Background: an optimization exercise with open tools, aiming at small area and a short achievable clock period. Do not read the settings as production practice.
Function was checked by simulation only, so behaviour that the tests miss may differ from the original.
Power and IR drop assume default switching activity.

Fig. 1: the metal 1 layer
The bar under the picture is 100 um long. Supply wires on this layer in gray. Cells faint in the background.
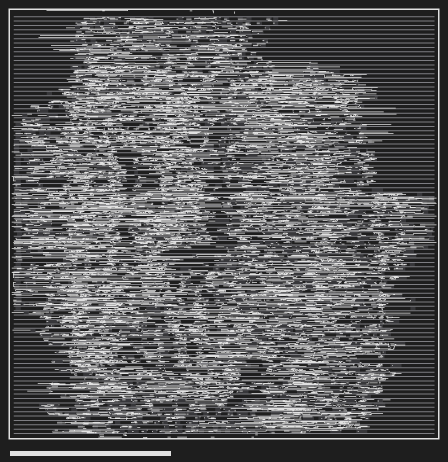
Fig. 2: met2 routing
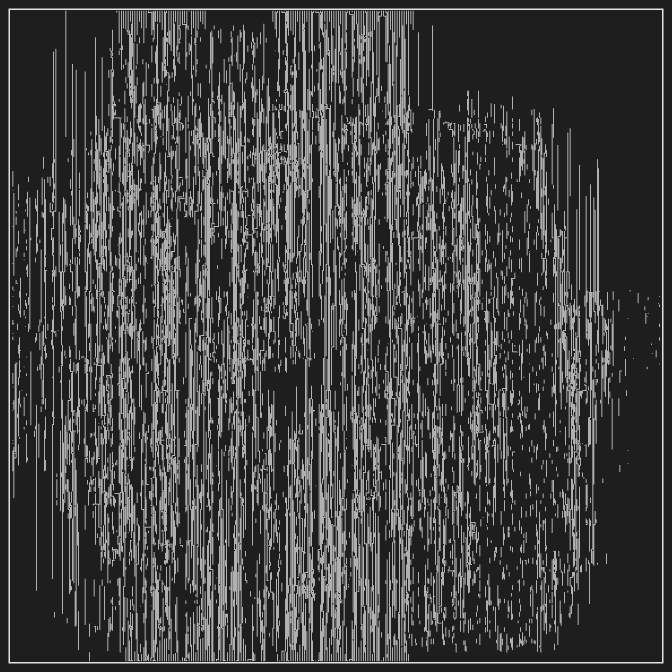
<file path="constraint.sdc">
create_clock -name core_clock -period 7.0 [get_ports {CLK}]
set_input_delay 1.4000 -clock core_clock [delete_from_list [all_inputs] [get_ports {CLK}]]
set_output_delay 1.4000 -clock core_clock [all_outputs]
set_load 0.01 [all_outputs]
</file>
<file path="design.v">
module Mux_register(Input,Output,clk,EN,rst);
parameter No_of_bits=5, RSTTYPE="SYNC", sel_en_reg=1;
input [No_of_bits-1:0] Input;
output [No_of_bits-1:0] Output;
input clk, EN, rst;
reg [No_of_bits-1:0] Temp;
generate
if (RSTTYPE=="ASYNC") begin
	always @(posedge clk or posedge rst) begin
		if (rst) begin
			Temp<=0;
		end
		else if (EN) begin
			Temp<=Input;
		end
	end
end 
else begin
	always @(posedge clk) begin
		if (rst) begin
			Temp<=0;
		end
		else if (EN) begin
			Temp<=Input;
		end
	end
end
endgenerate
assign Output=sel_en_reg?Temp:Input;
endmodule
module DSP(A,B,C,D,CARRYIN,M,P,CARRYOUT,CARRYOUTF,CLK,OPMODE,CEA,CEB,CEC,CED,CEM,CEOPMODE,CECARRYIN,CEP,RSTA,RSTB,RSTC,RSTD,RSTM,RSTOPMODE,RSTP,RSTCARRYIN,BCIN,BCOUT,PCIN,PCOUT);
input [17:0] A,B,D,BCIN;
input [47:0] C,PCIN;
input CEA,CEB,CEC,CED,CEM,CEOPMODE,CEP,RSTA,RSTB,RSTC,RSTD,RSTM,RSTOPMODE,RSTP,RSTCARRYIN,CARRYIN,CLK,CECARRYIN;
input [7:0] OPMODE;
output CARRYOUT,CARRYOUTF;
output [17:0] BCOUT;
output [35:0] M;
output [47:0] P, PCOUT;
parameter A0REG=0, A1REG=1, B0REG=0, B1REG=1, CREG=1, DREG=1,
		  MREG=1, PREG=1, CARRYINREG=1, CARRYOUTREG=1, OPMODEREG=1,
		  CARRYINSEL="OPMODE5",B_INPUT="DIRECT",RSSTYPE="SYNC";
wire CYI_in,CYI_out,CYO_in,CYO_out;
wire [17:0] B0_in,A0_out,B0_out,D_out,Pre_adder_out,A1_out,B1_in,B1_out;
wire [47:0] C_out,D_A_B_conc,P_out,post_adder_out;
wire [7:0] OPMODE_out;
wire [35:0] Mul_out,M_out;
reg [47:0] Mux_X_out,Mux_Z_out;
Mux_register #(.No_of_bits(18),.RSTTYPE(RSSTYPE),.sel_en_reg(A0REG)) A0_reg(.Input(A),.Output(A0_out),.clk(CLK),.EN(CEA),.rst(RSTA));
assign B0_in = (B_INPUT=="DIRECT")?B:(B_INPUT=="CASCADE")?BCIN:0;
Mux_register #(.No_of_bits(18),.RSTTYPE(RSSTYPE),.sel_en_reg(B0REG)) B0_reg(.Input(B0_in),.Output(B0_out),.clk(CLK),.EN(CEB),.rst(RSTB));
Mux_register #(.No_of_bits(18),.RSTTYPE(RSSTYPE),.sel_en_reg(DREG)) D0_reg(.Input(D),.Output(D_out),.clk(CLK),.EN(CED),.rst(RSTD));
Mux_register #(.No_of_bits(48),.RSTTYPE(RSSTYPE),.sel_en_reg(CREG)) C0_reg(.Input(C),.Output(C_out),.clk(CLK),.EN(CEC),.rst(RSTC));
Mux_register #(.No_of_bits(8),.RSTTYPE(RSSTYPE),.sel_en_reg(OPMODEREG)) OP_reg(.Input(OPMODE),.Output(OPMODE_out),.clk(CLK),.EN(CEOPMODE),.rst(RSTOPMODE));
assign Pre_adder_out = OPMODE_out[6]?(D_out+B0_out):(D_out-B0_out);
Mux_register #(.No_of_bits(18),.RSTTYPE(RSSTYPE),.sel_en_reg(A1REG)) A1_reg(.Input(A0_out),.Output(A1_out),.clk(CLK),.EN(CEA),.rst(RSTA));
assign B1_in = OPMODE_out[4]?Pre_adder_out:B0_out;
Mux_register #(.No_of_bits(18),.RSTTYPE(RSSTYPE),.sel_en_reg(B1REG)) B1_reg(.Input(B1_in),.Output(B1_out),.clk(CLK),.EN(CEB),.rst(RSTB));
assign BCOUT = B1_out;
assign Mul_out = B1_out*A1_out;
Mux_register #(.No_of_bits(36),.RSTTYPE(RSSTYPE),.sel_en_reg(MREG)) M_reg(.Input(Mul_out),.Output(M_out),.clk(CLK),.EN(CEM),.rst(RSTM));
assign M = M_out;
assign CYI_in = (CARRYINSEL=="OPMODE5")?OPMODE_out[5]:(CARRYINSEL=="CARRYIN")?CARRYIN:0;
Mux_register #(.No_of_bits(1),.RSTTYPE(RSSTYPE),.sel_en_reg(CARRYINREG)) CYI_reg(.Input(CYI_in),.Output(CYI_out),.clk(CLK),.EN(CECARRYIN),.rst(RSTCARRYIN));
assign D_A_B_conc ={D_out[11:0],A0_out,B0_out};
always @(*) begin
	case(OPMODE_out[1:0])
		0:Mux_X_out=0;
		1:Mux_X_out=M_out;
		2:Mux_X_out=P_out;
		default:Mux_X_out=D_A_B_conc;
	endcase
end
always @(*) begin
	case(OPMODE_out[3:2])
		0:Mux_Z_out=0;
		1:Mux_Z_out=PCIN;
		2:Mux_Z_out=P_out;
		default:Mux_Z_out=C_out;
	endcase
end
assign {CYO_in,post_adder_out}=OPMODE_out[7]?(Mux_Z_out-(Mux_X_out+CYI_out)):(Mux_Z_out+Mux_X_out+CYI_out);
Mux_register #(.No_of_bits(1),.RSTTYPE(RSSTYPE),.sel_en_reg(CARRYOUTREG)) CYO_reg(.Input(CYO_in),.Output(CYO_out),.clk(CLK),.EN(CECARRYIN),.rst(RSTCARRYIN));
assign CARRYOUT=CYO_out;
assign CARRYOUTF=CYO_out;
Mux_register #(.No_of_bits(48),.RSTTYPE(RSSTYPE),.sel_en_reg(PREG)) P_reg(.Input(post_adder_out),.Output(P_out),.clk(CLK),.EN(CEP),.rst(RSTP));
assign P = P_out;
assign PCOUT = P_out;
endmodule
</file>
<file path="config.mk">
export PLATFORM = sky130hd
export DESIGN_NAME = DSP
export DESIGN_NICKNAME = DSP
export VERILOG_FILES = /design/flow/design.v
export SDC_FILE = /design/flow/constraint.sdc
export NUM_CORES = 4
export LEC_CHECK = 0
export CAP_MARGIN = 20
export CORE_MARGIN = 2
export CORE_UTILIZATION = 40
export SLEW_MARGIN = 20
</file>
<file path="run.sh">
#!/bin/bash
# synth_recipe.tcl (not shown) runs the flow's synth.tcl, then flattens the netlist and writes it again
# the make line also repeats each setting of config.mk as NAME=value (left out here)
make -C /OpenROAD-flow-scripts/flow DESIGN_CONFIG=/design/flow/config.mk WORK_HOME=/design/flow/orfs CLKGATE_MAP_FILE= SYNTH_SCRIPT=/design/flow/synth_recipe.tcl finish
</file>
==> key figures <==
Layout
  – Fin cells: 4346
  – Multi-input gate area: 0.0208 mm2
  – CLK BUF: 17
  – Clock buf/inv share: 0.0195
  – Non-clock buffers: 409
  – Seq area share: 0.123
  – Fillers: 6596
  – Nets: 4182

Synth
  – Mapped Cells: 3262
  – Synthesized area per cell: 8.37 um2
  – Sequential cell area fraction in the yosys report: 0.144
  – Commonest cells in the synthesized netlist: inv_1, nand2_1, nor2_1
  – Cell Area, Synth: 0.0273 mm2
  – Yosys cell types: 83

Critical path
  – Worst R2R Setup Slack: 0.35 ns
  – Startpoint Class: flop

Clocking
  – Post-CTS Setup Repair Bufs: 0
  – Worst-path clk slew: 0.09 ns
  – Max clock buf depth: 2

GRT
  – Vias in the first global route: 23100
  – GRT Total Usage: 0.250
  – First-pass GRT wire length: 135000 um
  – Initial antenna violation count: 1
  – GRT met3 Usage: 0.0382
  – Busiest grt layer: met2

Floorplanning
  – Die footprint: 0.0704 mm2

STA
  – Final worst slack: 0.348 ns
  – TNS Setup: 0 ns
  – Final period util: 0.950
  – Min Hold Slack: 0.491 ns

Status
  – Status: no timing/DRC/antenna violations

Place
  – Final HPWL DP: 72700 um

Hold path
  – Hold_sp: C0_reg.Temp[22]

Route
  – Met2 WL: 43200 um

Pwr
  – Clock power frac: 0.214
  – Seq group: 1390 uW
  – Sw Share: 0.436
About Fig. 1:
share of all routed wire: 43%
nets with wire on the layer: 3834

About Fig. 2:
main direction: vertical
share of all routed wire: 49%
Post-Route WL: 88600 um
Via Count: 23000
met2 GRT Util: 0.438

-- static timing again, ports no longer ideal --
Ports are ideal in the flow. The routed layout listed here was re-timed in OpenROAD. Step 1, drivers: a clkbuf_16 drives CLK and a buf_2 each remaining input, both assumed. Step 2 moves the port delays by t, midway between the first and last clock arrival at a register: inputs arrive t later, outputs are due t later. That takes back most of the time a late clock gives input paths. a / b / c = no drivers / after step 1 / after step 2; a / b = the first two.
t, ns: 0.574
setup slack, ns: 0.348 / 0.348 / 0.348
worst setup path after step 2: register to register
clock arrival spread, ns: 0.023 / 0.023
pins driven straight from the clock port: 1
After both steps setup and hold are still met in this run. For this run, drivers alone change the setup slack by 0.000 ns; drivers and shift together by 0.000 ns.
